Context: an optimization exercise on an open-source flow, tuned for small area and a short achievable clock period. The choices shown serve that exercise and are no tape-out recipe.
At most, simulation tests tie the RTL to the original design; equivalence was not proved.
Not every run is shown, and edits may drop behaviour that the tests do not exercise.
No functional check of the RTL was part of run 4.

--- flow/design.v: outline only ---
// module fa: 4 lines
// module ha: 4 lines
// module mac11: 1819 lines
// module mac1: 1202 lines
// module Array_multiplier: 97 lines
module Array_multiplier (
  input [31:0] dataa1,
  input [31:0] datab1,
  input [31:0] dataa2,
  input [31:0] datab2,
  input [31:0] dataa3,
  input [31:0] datab3,
  input clk, rst,
  output [63:0] adder_out1,
  output [63:0] adder_out2,
  output [63:0] adder_out3,
  output [63:0] adder_out4,
  output [63:0] adder_out5,
  output [63:0] adder_out6,
  output [63:0] adder_out7,
  output [63:0] adder_out8,
  output [63:0] adder_out9
);
  // ...
==> flow/flow/run.sh <==
#!/bin/bash
set -euo pipefail
bash standard.sh SETUP_SLACK_MARGIN=8 finish > standard_flow.log 2>&1
==> flow/standard.sh <==
#!/bin/bash
# synth_recipe.tcl (not shown) runs the flow's synth.tcl, then flattens the netlist and writes it again
# the make line also repeats each setting of config.mk as NAME=value (left out here)
make -C /OpenROAD-flow-scripts/flow DESIGN_CONFIG=/design/flow/config.mk WORK_HOME=/design/flow/orfs CLKGATE_MAP_FILE= SYNTH_SCRIPT=/design/flow/synth_recipe.tcl "${@:-finish}"
==> flow/config.mk <==
export PLATFORM = sky130hd
export DESIGN_NAME = Array_multiplier
export DESIGN_NICKNAME = Array_multiplier
export VERILOG_FILES = /design/flow/design.v
export SDC_FILE = /design/flow/constraint.sdc
export NUM_CORES = 8
export LEC_CHECK = 0
export CAP_MARGIN = 20
export CORE_MARGIN = 2
export CORE_UTILIZATION = 40
export PLACE_DENSITY = 0.5
export SETUP_SLACK_MARGIN = 5
export SLEW_MARGIN = 20
export SYNTH_HIERARCHICAL = 1
==> flow/constraint.sdc <==
create_clock -name core_clock -period 12.0 [get_ports {clk}]
set_input_delay 2.4000 -clock core_clock [delete_from_list [all_inputs] [get_ports {clk}]]
set_output_delay 2.4000 -clock core_clock [all_outputs]
set_load 0.01 [all_outputs]
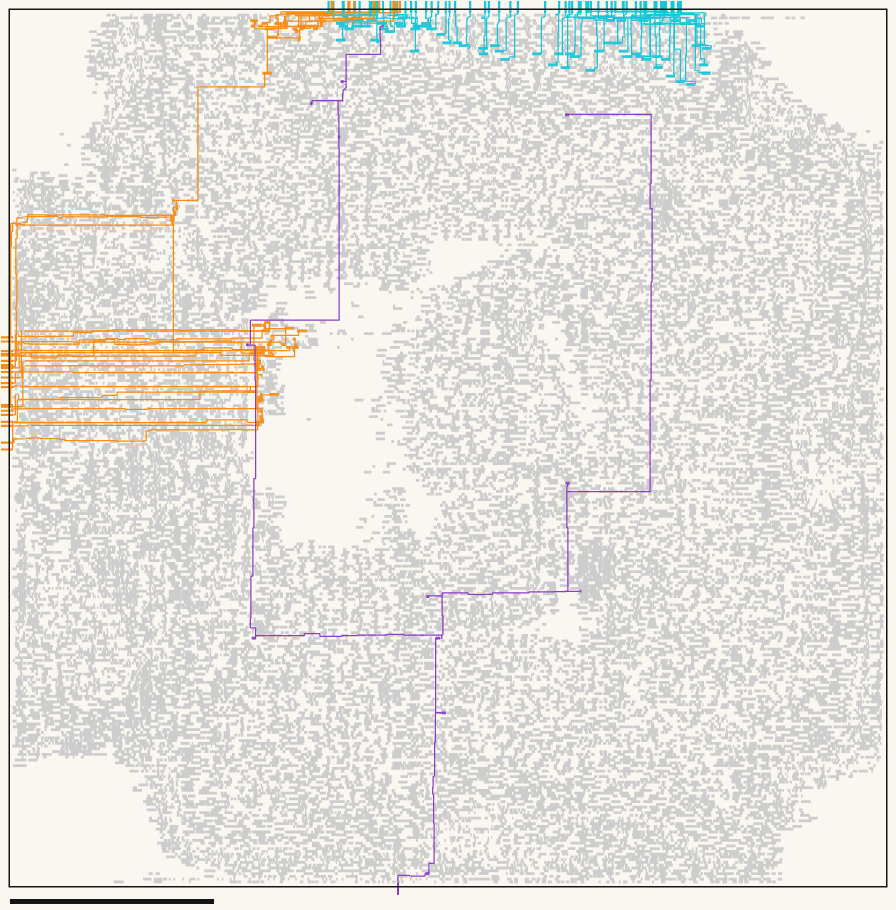
*Nets reached from selected ports, run 1*
Bar = 200 um.
port	colour	bits	direction	edge	end cells	buffers	wire
adder_out3	cyan	64	output	top	64	64	3280 um
datab2	orange	32	input	21 left, 11 top	91	33	7790 um
rst	purple	1	input	bottom	13	2	2120 um

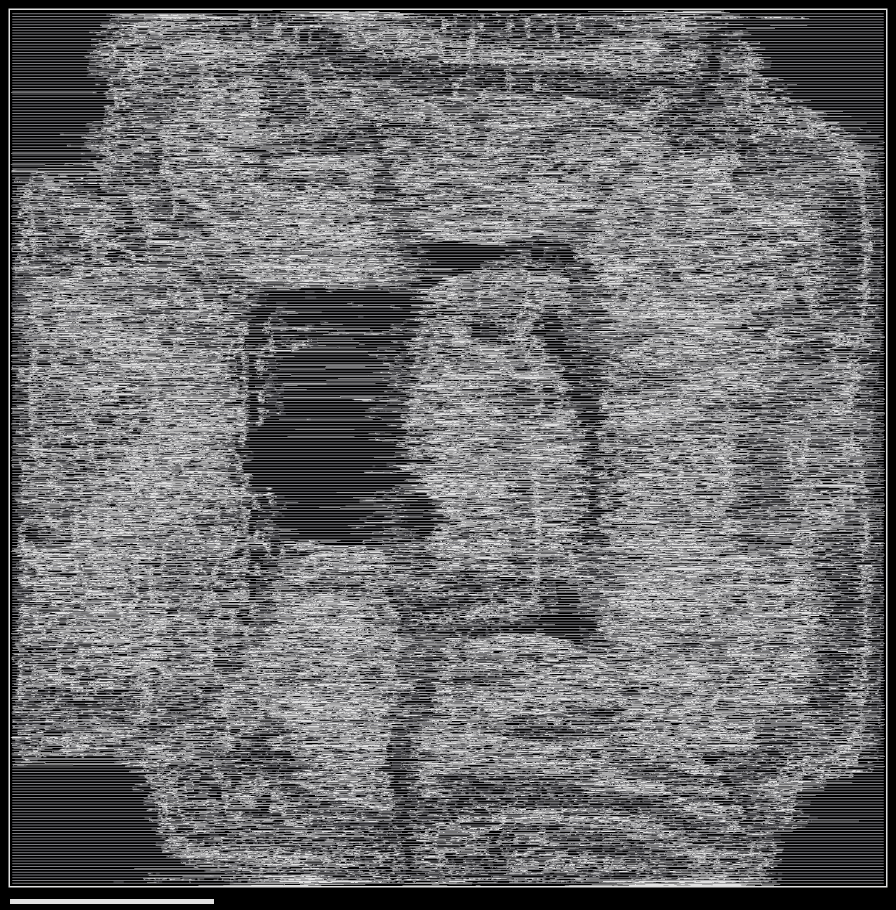
*Signal wires on met1, run 1*
Bar = 200 um. Supply wires on this layer in grey. Cells faint in the background.
share of all routed wire	37%
longest straight run	171 um
GRT met1 Usage: 46.4%
final wirelength: 1420000 um
Vias: 264000

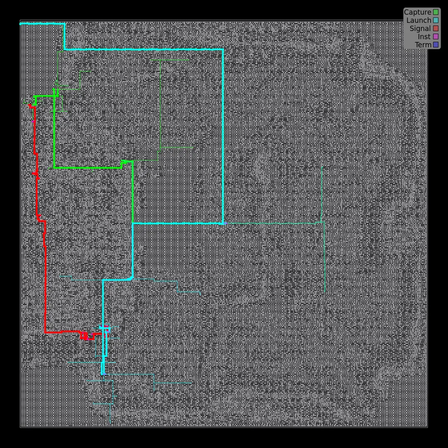
*Critical path on the layout, run 1*
fin util: 46.7%
final worst path period need: 4.76 ns
PnR worst setup slack: 7.24 ns

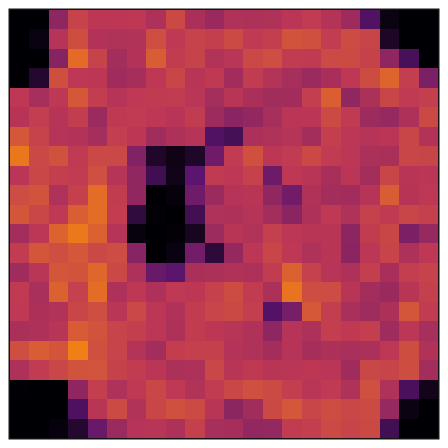
*Placement density heat map, run 1*
The die is cut into 22 by 22 equal tiles; black is low, pale yellow is high, 0 to 100% covered.
nearly empty tiles	6.2%
fullest tile	71%
mean over tiles	45%
emptiest ninth of the die	centre
Initial Util: 40.1%
Core Area: 731000 um^2

==> impl_metrics.toml, run 1 <==
[critical_path]
path_buf_inv = 3
reg2reg_depth = 17
start_kind = "flip-flop"
critPathMaxStageDelay_ns = 0.56
cp.depth = 17
rrSetupSlack_ns = 7.24
cp_cell_sequence = "fa_1, fa_2, fa_1, fa_1, ha_4, buf_6, a21oi_4, o21ai_2, a41oi_4, buf_12, o211ai_1, a21o_2, o31ai_4, buf_6, o31ai_4, mux2i_1, a2111oi_2"

[cts]
clockRootBuffer = "clkbuf_16"
cts.path.max_buffers = 4
clk_pin_slew_ns = 0.06

[place]
dpl.hpwl_um = 880000

[cells_and_area]
inv_count = 624
final-nonclk-buf-share_pct = 8.81
largest_reg_flops = 341
final_net_count = 32900
antennaDiodeCount = 64
n_sequential_cell = 2996
nClkBuffers = 500

[global_route]
grt_pass1_wl_um = 1980000
grt_overflow = 0
use_met2_pct = 53.7
antenna_found_initial = 128

[status]
outcome = "timing/DRC/antenna clean"

[synth]
netlist_area_um2 = 293000

[sta]
clock_skew_ns = 0.0731

[routing]
drcViolationCount = 0
firstDrtPassIters = 13
==> run 2: changes to the inputs <==
--- a/flow/config.mk
+++ b/flow/config.mk
@@ -7,8 +7,7 @@
 export LEC_CHECK = 0
 export CAP_MARGIN = 20
 export CORE_MARGIN = 2
-export CORE_UTILIZATION = 40
-export PLACE_DENSITY = 0.5
+export CORE_UTILIZATION = 50
 export SETUP_SLACK_MARGIN = 5
 export SLEW_MARGIN = 20
 export SYNTH_HIERARCHICAL = 1
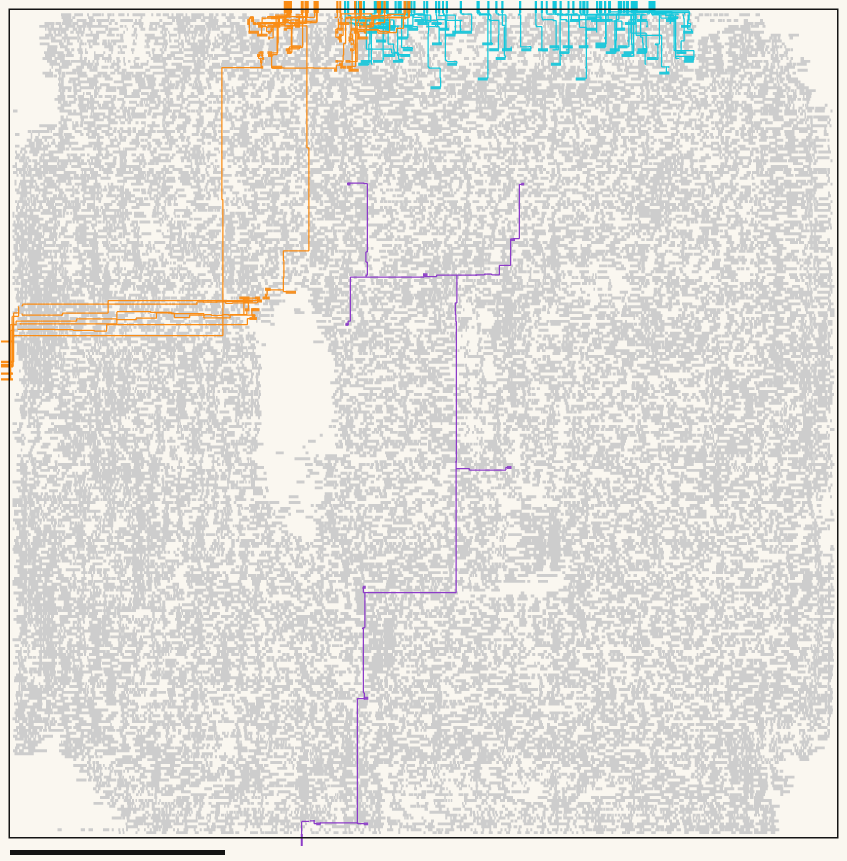
*Nets reached from selected ports, run 2*
Bar = 200 um.
port	colour	bits	direction	edge	end cells	buffers	wire
rst	purple	1	input	bottom	10	2	1150 um
datab2	orange	32	input	26 top, 6 left	91	32	4010 um
adder_out3	cyan	64	output	top	64	64	3370 um

==> run 2 against run 1 <==
  * Still clean on timing, DRC and antenna
  * Via count fell by 0.11%
  * Sequential cell count unchanged
  * Clock skew rose by 0.0054 ns
  * Final cell count down 5.8%
  * Critical path depth down 1
  * Design area down 1.9%
  * Register-to-register slack improved by 0.12 ns
  * Count of clock-buffer cells in the layout is 21 lower
==> impl_metrics.toml, run 2 <==
[routing]
wl_um = 1300000
drcViolationCount = 0
met1_length_um = 464000
num_vias = 264000
firstDrtPassIters = 11

[floorplan]
dieHeight_um = 770
core_um2 = 585000
start_util_pct = 50.2

[critical_path]
cp.depth = 16
path_buf_inv = 2
endpoint_kind = "flip-flop"
critPathMaxStageDelay_ns = 0.67
reg2reg_depth = 16
rrSetupSlack_ns = 7.36
cp_cell_sequence = "fa_1, fa_2, fa_1, fa_2, ha_4, buf_8, nand2_4, o21ai_2, a21o_1, a31o_4, a21o_4, o31ai_4, buf_12, o31ai_4, mux2i_1, a2111oi_2"
start_kind = "flip-flop"

[cells_and_area]
fillers = 49800
largest_reg_flops = 341
inv_count = 621
final_net_count = 32700
final_util_pct = 57.3
n_sequential_cell = 2996
layout_commonest_cell = "xnor2_1"
final-nonclk-buf-share_pct = 7.99
final-clk-cell-share_pct = 3.85

[sta]
fmax_mhz = 216
worst_slack_ns = 7.36
min_period_ns = 4.64
setup_viol = 0
clock_skew_ns = 0.0785

[cts]
cts.path.max_buffers = 4
clockRootBuffer = "clkbuf_16"
cts_resized = 3972
clk_pin_slew_ns = 0.06

[global_route]
antenna_found_initial = 81
grt_pass1_wl_um = 1850000
grtUsageMet1_pct = 52.8
use_met2_pct = 60.2

[status]
outcome = "timing/DRC/antenna clean"

[synth]
synth_warnings = 9
netlist_area_um2 = 293000
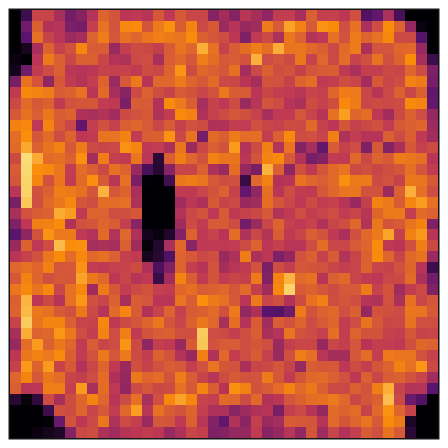
*Placement density heat map, run 2*
The die is cut into 39 by 39 equal tiles; black is low, pale yellow is high, 0 to 100% covered.
fullest tile	93%
tiles over 75% full	4.0%
nearly empty tiles	2.8%
mean over tiles	55%

## Run 3: large edit since run 2, in outline
flow/design.v: 3126 -> 5091 lines; modules unchanged: 2
  han: new, 4 lines
  xnor2: new, 3 lines
  or2: new, 3 lines
  aoi21: new, 3 lines
  oai21: new, 3 lines
  nand2: new, 3 lines
  nor2: new, 3 lines
  aoi222: new, 3 lines
  times3: new, 367 lines
  mac11: edited, 1819 -> 2613 lines
  mac1: edited, 1202 -> 1993 lines
  Array_multiplier: edited, 97 -> 85 lines
==> module aoi222 as of run 3 <==
module aoi222 (input a1, input a2, input b1, input b2, input c1, input c2, output y);
  assign y = ~((a1 & a2) | (b1 & b2) | (c1 & c2));
endmodule
==> module oai21 as of run 3 <==
module oai21 (input a1, input a2, input b1, output y);
  assign y = ~((a1 | a2) & b1);
endmodule
==> module or2 as of run 3 <==
module or2 (input a, input b, output y);
  assign y = a | b;
endmodule
==> module Array_multiplier as of run 3 <==
module Array_multiplier (
  input [31:0] dataa1,
  input [31:0] datab1,
  input [31:0] dataa2,
  input [31:0] datab2,
  input [31:0] dataa3,
  input [31:0] datab3,
  input clk, rst,
  output [63:0] adder_out1,
  output [63:0] adder_out2,
  output [63:0] adder_out3,
  output [63:0] adder_out4,
  output [63:0] adder_out5,
  output [63:0] adder_out6,
  output [63:0] adder_out7,
  output [63:0] adder_out8,
  output [63:0] adder_out9
);
  wire [33:0] t1;
  times3 x1 (.a(dataa1), .t(t1));
  wire [33:0] t2;
  times3 x2 (.a(dataa2), .t(t2));
  wire [33:0] t3;
  times3 x3 (.a(a3_d1), .t(t3));
  reg [65:0] a1_d1;   
  reg [65:0] a1_d2;   
  reg [65:0] a2_d1;   
  reg [65:0] a2_d2;   
  reg [65:0] a2_d3;   
  reg [31:0] a3_d1;   
  reg [65:0] a3_d2;   
  reg [65:0] a3_d3;   
  reg [65:0] a3_d4;   
  reg [31:0] b1_d1;   
  reg [31:0] b1_d2;   
  reg [31:0] b2_d1;   
  reg [31:0] b2_d2;   
  reg [31:0] b2_d3;   
  reg [31:0] b3_d1;   
  reg [31:0] b3_d2;   
  reg [31:0] b3_d3;   
  reg [31:0] b3_d4;   
  always @(posedge clk) begin
    a1_d1 <= {t1, dataa1};
    a1_d2 <= a1_d1;
    a2_d1 <= {t2, dataa2};
    a2_d2 <= a2_d1;
    a2_d3 <= a2_d2;
    a3_d1 <= dataa3;
    a3_d2 <= {t3, a3_d1};
    a3_d3 <= a3_d2;
    a3_d4 <= a3_d3;
  end
  always @(posedge clk or posedge rst)
    if (rst) begin
      b1_d1 <= 32'd0;
      b1_d2 <= 32'd0;
      b2_d1 <= 32'd0;
      b2_d2 <= 32'd0;
      b2_d3 <= 32'd0;
      b3_d1 <= 32'd0;
      b3_d2 <= 32'd0;
      b3_d3 <= 32'd0;
      b3_d4 <= 32'd0;
    end else begin
      b1_d1 <= datab1;
      b1_d2 <= b1_d1;
      b2_d1 <= datab2;
      b2_d2 <= b2_d1;
      b2_d3 <= b2_d2;
      b3_d1 <= datab3;
      b3_d2 <= b3_d1;
      b3_d3 <= b3_d2;
      b3_d4 <= b3_d3;
    end
  mac11 m11 (.clk(clk), .rst(rst), .a(dataa1), .b(datab1), .out(adder_out1));
  mac1 m12 (.clk(clk), .rst(rst), .a(a1_d1[31:0]), .t(a1_d1[65:32]), .b(b2_d1), .out(adder_out2));
  mac1 m13 (.clk(clk), .rst(rst), .a(a1_d2[31:0]), .t(a1_d2[65:32]), .b(b3_d2), .out(adder_out3));
  mac1 m21 (.clk(clk), .rst(rst), .a(a2_d1[31:0]), .t(a2_d1[65:32]), .b(b1_d1), .out(adder_out4));
  mac1 m22 (.clk(clk), .rst(rst), .a(a2_d2[31:0]), .t(a2_d2[65:32]), .b(b2_d2), .out(adder_out5));
  mac1 m23 (.clk(clk), .rst(rst), .a(a2_d3[31:0]), .t(a2_d3[65:32]), .b(b3_d3), .out(adder_out6));
  mac1 m31 (.clk(clk), .rst(rst), .a(a3_d2[31:0]), .t(a3_d2[65:32]), .b(b1_d2), .out(adder_out7));
  mac1 m32 (.clk(clk), .rst(rst), .a(a3_d3[31:0]), .t(a3_d3[65:32]), .b(b2_d3), .out(adder_out8));
  mac1 m33 (.clk(clk), .rst(rst), .a(a3_d4[31:0]), .t(a3_d4[65:32]), .b(b3_d4), .out(adder_out9));
endmodule
==> module nand2 as of run 3 <==
module nand2 (input a, input b, output y);
  assign y = ~(a & b);
endmodule
==> module han as of run 3 <==
module han (input a, input b, output s, output co);
  xnor2 u0 (.a(a), .b(b), .y(s));
  or2 u1 (.a(a), .b(b), .y(co));
endmodule
==> module nor2 as of run 3 <==
module nor2 (input a, input b, output y);
  assign y = ~(a | b);
endmodule
==> module aoi21 as of run 3 <==
module aoi21 (input a1, input a2, input b1, output y);
  assign y = ~((a1 & a2) | b1);
endmodule
==> module xnor2 as of run 3 <==
module xnor2 (input a, input b, output y);
  assign y = ~(a ^ b);
endmodule
==> flow/flow/run.sh (replaced) <==
#!/bin/bash
set -euo pipefail
bash standard.sh SETUP_SLACK_MARGIN=7.8 \
  CTS_ARGS="-sink_clustering_enable -repair_clock_nets -dont_use_dummy_load -buf_list sky130_fd_sc_hd__clkbuf_8 -root_buf sky130_fd_sc_hd__clkbuf_16" \
  FASTROUTE_TCL="$(pwd)/flow/fastroute.tcl" \
  finish > standard_flow.log 2>&1
==> flow/flow/fastroute.tcl (new file) <==
# Global routing capacities: as the platform's fastroute.tcl, but with less of met1 given to
# global routing, so that fewer routes crowd the cell pins on met1 in detailed routing.
set_global_routing_layer_adjustment $::env(MIN_ROUTING_LAYER)-$::env(MAX_ROUTING_LAYER) 0.2
set_global_routing_layer_adjustment met1 0.6

set_routing_layers -clock $::env(MIN_CLK_ROUTING_LAYER)-$::env(MAX_ROUTING_LAYER)
set_routing_layers -signal $::env(MIN_ROUTING_LAYER)-$::env(MAX_ROUTING_LAYER)
--- a/flow/config.mk
+++ b/flow/config.mk
@@ -7,7 +7,9 @@
 export LEC_CHECK = 0
 export CAP_MARGIN = 20
+export CELL_PAD_IN_SITES_DETAIL_PLACEMENT = 1
+export CELL_PAD_IN_SITES_GLOBAL_PLACEMENT = 1
 export CORE_MARGIN = 2
-export CORE_UTILIZATION = 50
+export CORE_UTILIZATION = 45
 export SETUP_SLACK_MARGIN = 5
-export SLEW_MARGIN = 20
+export SLEW_MARGIN = 60
 export SYNTH_HIERARCHICAL = 1
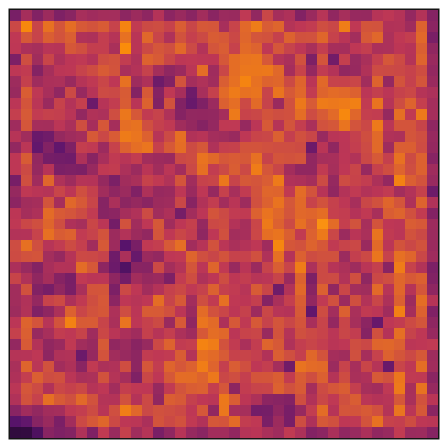
*Placement density heat map, run 3*
The die is cut into 39 by 39 equal tiles; black is low, pale yellow is high, 0 to 100% covered.
fullest tile	76%
tiles over 75% full	0.10%
mean over tiles	51%

==> run 3 against run 2 <==
  * Highest routed layer unchanged
  * Synthesized area decreased by 8.6%
  * Count of clock-buffer cells in the layout up 61
  * Via count shrank 6.1%
  * Final cell count fell by 12%
  * Sequential share of layout area fell by 0.29 points
  * Sequential cell count decreased by 231
  * Register-to-register slack gained 0.11 ns
  * Hold slack gained 0.048 ns
  * Clock skew is 0.086 ns higher
==> impl_metrics.toml, run 3 <==
[floorplan]
start_util_pct = 45.2
core_um2 = 594000

[cells_and_area]
nClkBuffers = 540
final_util_pct = 53.6
fillers = 59500

[critical_path]
critPathMaxStageDelay_ns = 0.55
rrSetupSlack_ns = 7.47
start_kind = "flip-flop"

[sta]
setup_viol = 0
clock_skew_ns = 0.165
min_period_ns = 4.53
fmax_mhz = 221

[place]
dpl.hpwl_um = 849000

[global_route]
use_met2_pct = 63.6
antenna_found_initial = 125
grtUsageMet1_pct = 73.9

[routing]
firstDrtPassIters = 23
wl_um = 1380000
num_vias = 248000

[synth]
netlist_area_um2 = 268000

[status]
outcome = "timing/DRC/antenna clean"

[cts]
cts_resized = 3776
clk_pin_slew_ns = 0.06
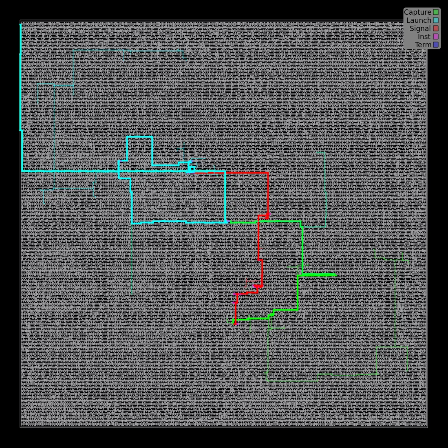
*Critical path on the layout, run 3*
Layout Cells excl Fill: 32000
PnR worst setup slack: 7.47 ns

==> run 4: changes to the inputs <==
--- a/flow/design.v
+++ b/flow/design.v
@@ -5027,13 +5027,13 @@
   wire [33:0] t2;
   times3 x2 (.a(dataa2), .t(t2));
   wire [33:0] t3;
-  times3 x3 (.a(a3_d1), .t(t3));
+  times3 x3 (.a(dataa3), .t(t3));
   reg [65:0] a1_d1;   
   reg [65:0] a1_d2;   
   reg [65:0] a2_d1;   
   reg [65:0] a2_d2;   
   reg [65:0] a2_d3;   
-  reg [31:0] a3_d1;   
+  reg [65:0] a3_d1;   
   reg [65:0] a3_d2;   
   reg [65:0] a3_d3;   
   reg [65:0] a3_d4;   
@@ -5052,8 +5052,8 @@
     a2_d1 <= {t2, dataa2};
     a2_d2 <= a2_d1;
     a2_d3 <= a2_d2;
-    a3_d1 <= dataa3;
-    a3_d2 <= {t3, a3_d1};
+    a3_d1 <= {t3, dataa3};
+    a3_d2 <= a3_d1;
     a3_d3 <= a3_d2;
     a3_d4 <= a3_d3;
   end
==> flow/flow/run.sh (replaced) <==
#!/bin/bash
set -euo pipefail
bash standard.sh SETUP_SLACK_MARGIN=7.8 finish > standard_flow.log 2>&1
--- a/flow/config.mk
+++ b/flow/config.mk
@@ -6,10 +6,9 @@
 export NUM_CORES = 8
 export LEC_CHECK = 0
 export CAP_MARGIN = 20
-export CELL_PAD_IN_SITES_DETAIL_PLACEMENT = 1
-export CELL_PAD_IN_SITES_GLOBAL_PLACEMENT = 1
 export CORE_MARGIN = 2
 export CORE_UTILIZATION = 45
+export MIN_ROUTING_LAYER = met2
 export SETUP_SLACK_MARGIN = 5
-export SLEW_MARGIN = 60
+export SLEW_MARGIN = 20
 export SYNTH_HIERARCHICAL = 1
removed: flow/flow/fastroute.tcl
==> run 4 against run 3 <==
  * Synthesized cell count is 0.16% higher
  * The run now fails in global routing
  * Synthesized area increased by 0.25%
==> impl_metrics.toml, run 4 <==
[synth]
avgSynthCellArea_um2 = 12.8
synth_warnings = 9
netlist_area_um2 = 269000
syn_inst = 21100

[cts]
htree_levels = 5
cts_resized = 3044
post-cts-setup-buffers = 379
cts.path.max_buffers = 4
clockRootBuffer = "clkbuf_16"
ctsHoldBuffers = 0
clock_sinks = 2799
cts_made_buffers = 349

[place]
dp_cells = 30400
gp_congestion = 1.08
portBuffers = 769
dpl.hpwl_um = 823000
postPlaceCellArea_um2 = 293000
place_ws_ns = 5.67

[status]
lastStage = "global routing"
outcome = "aborted with a tool error"
tool.error = "[ERROR GRT-0116] Global routing finished with congestion. Check the congestion regions in the DRC Viewer."

[global_route]
grt_max_degree = 152

[floorplan]
die-width_um = 777
dieHeight_um = 777
start_util_pct = 45.2
rows = 283
design.portCount = 770

## afterwards: timing with drivers on the ports
No port has a modelled driver above. Below, the same layouts with a new extraction and two added sets of constraints. Step 1 sets driving cells, clkbuf_16 on the clock port and buf_2 on the other inputs (assumed; they add their load-dependent delay and slew). Step 2 moves the port delays by t, midway between the first and last clock arrival at a register: inputs arrive t later, outputs are due t later. That takes back most of the time a late clock gives input paths. Three values: no drivers, after step 1, after step 2; two values: the first two.
run | t, ns | setup slack, ns | worst setup path after step 2
run 1 | 1.223 | 7.239 / 7.239 / 6.523 | input to register
run 2 | 1.200 | 7.361 / 7.361 / 6.524 | input to register
run 3 | 1.333 | 7.474 / 7.381 / 6.292 | input to register
After both steps every run listed still meets setup and hold. The setup slack of run 3, which loses most, moves by -0.093 ns with the drivers and by -1.182 ns with both steps.
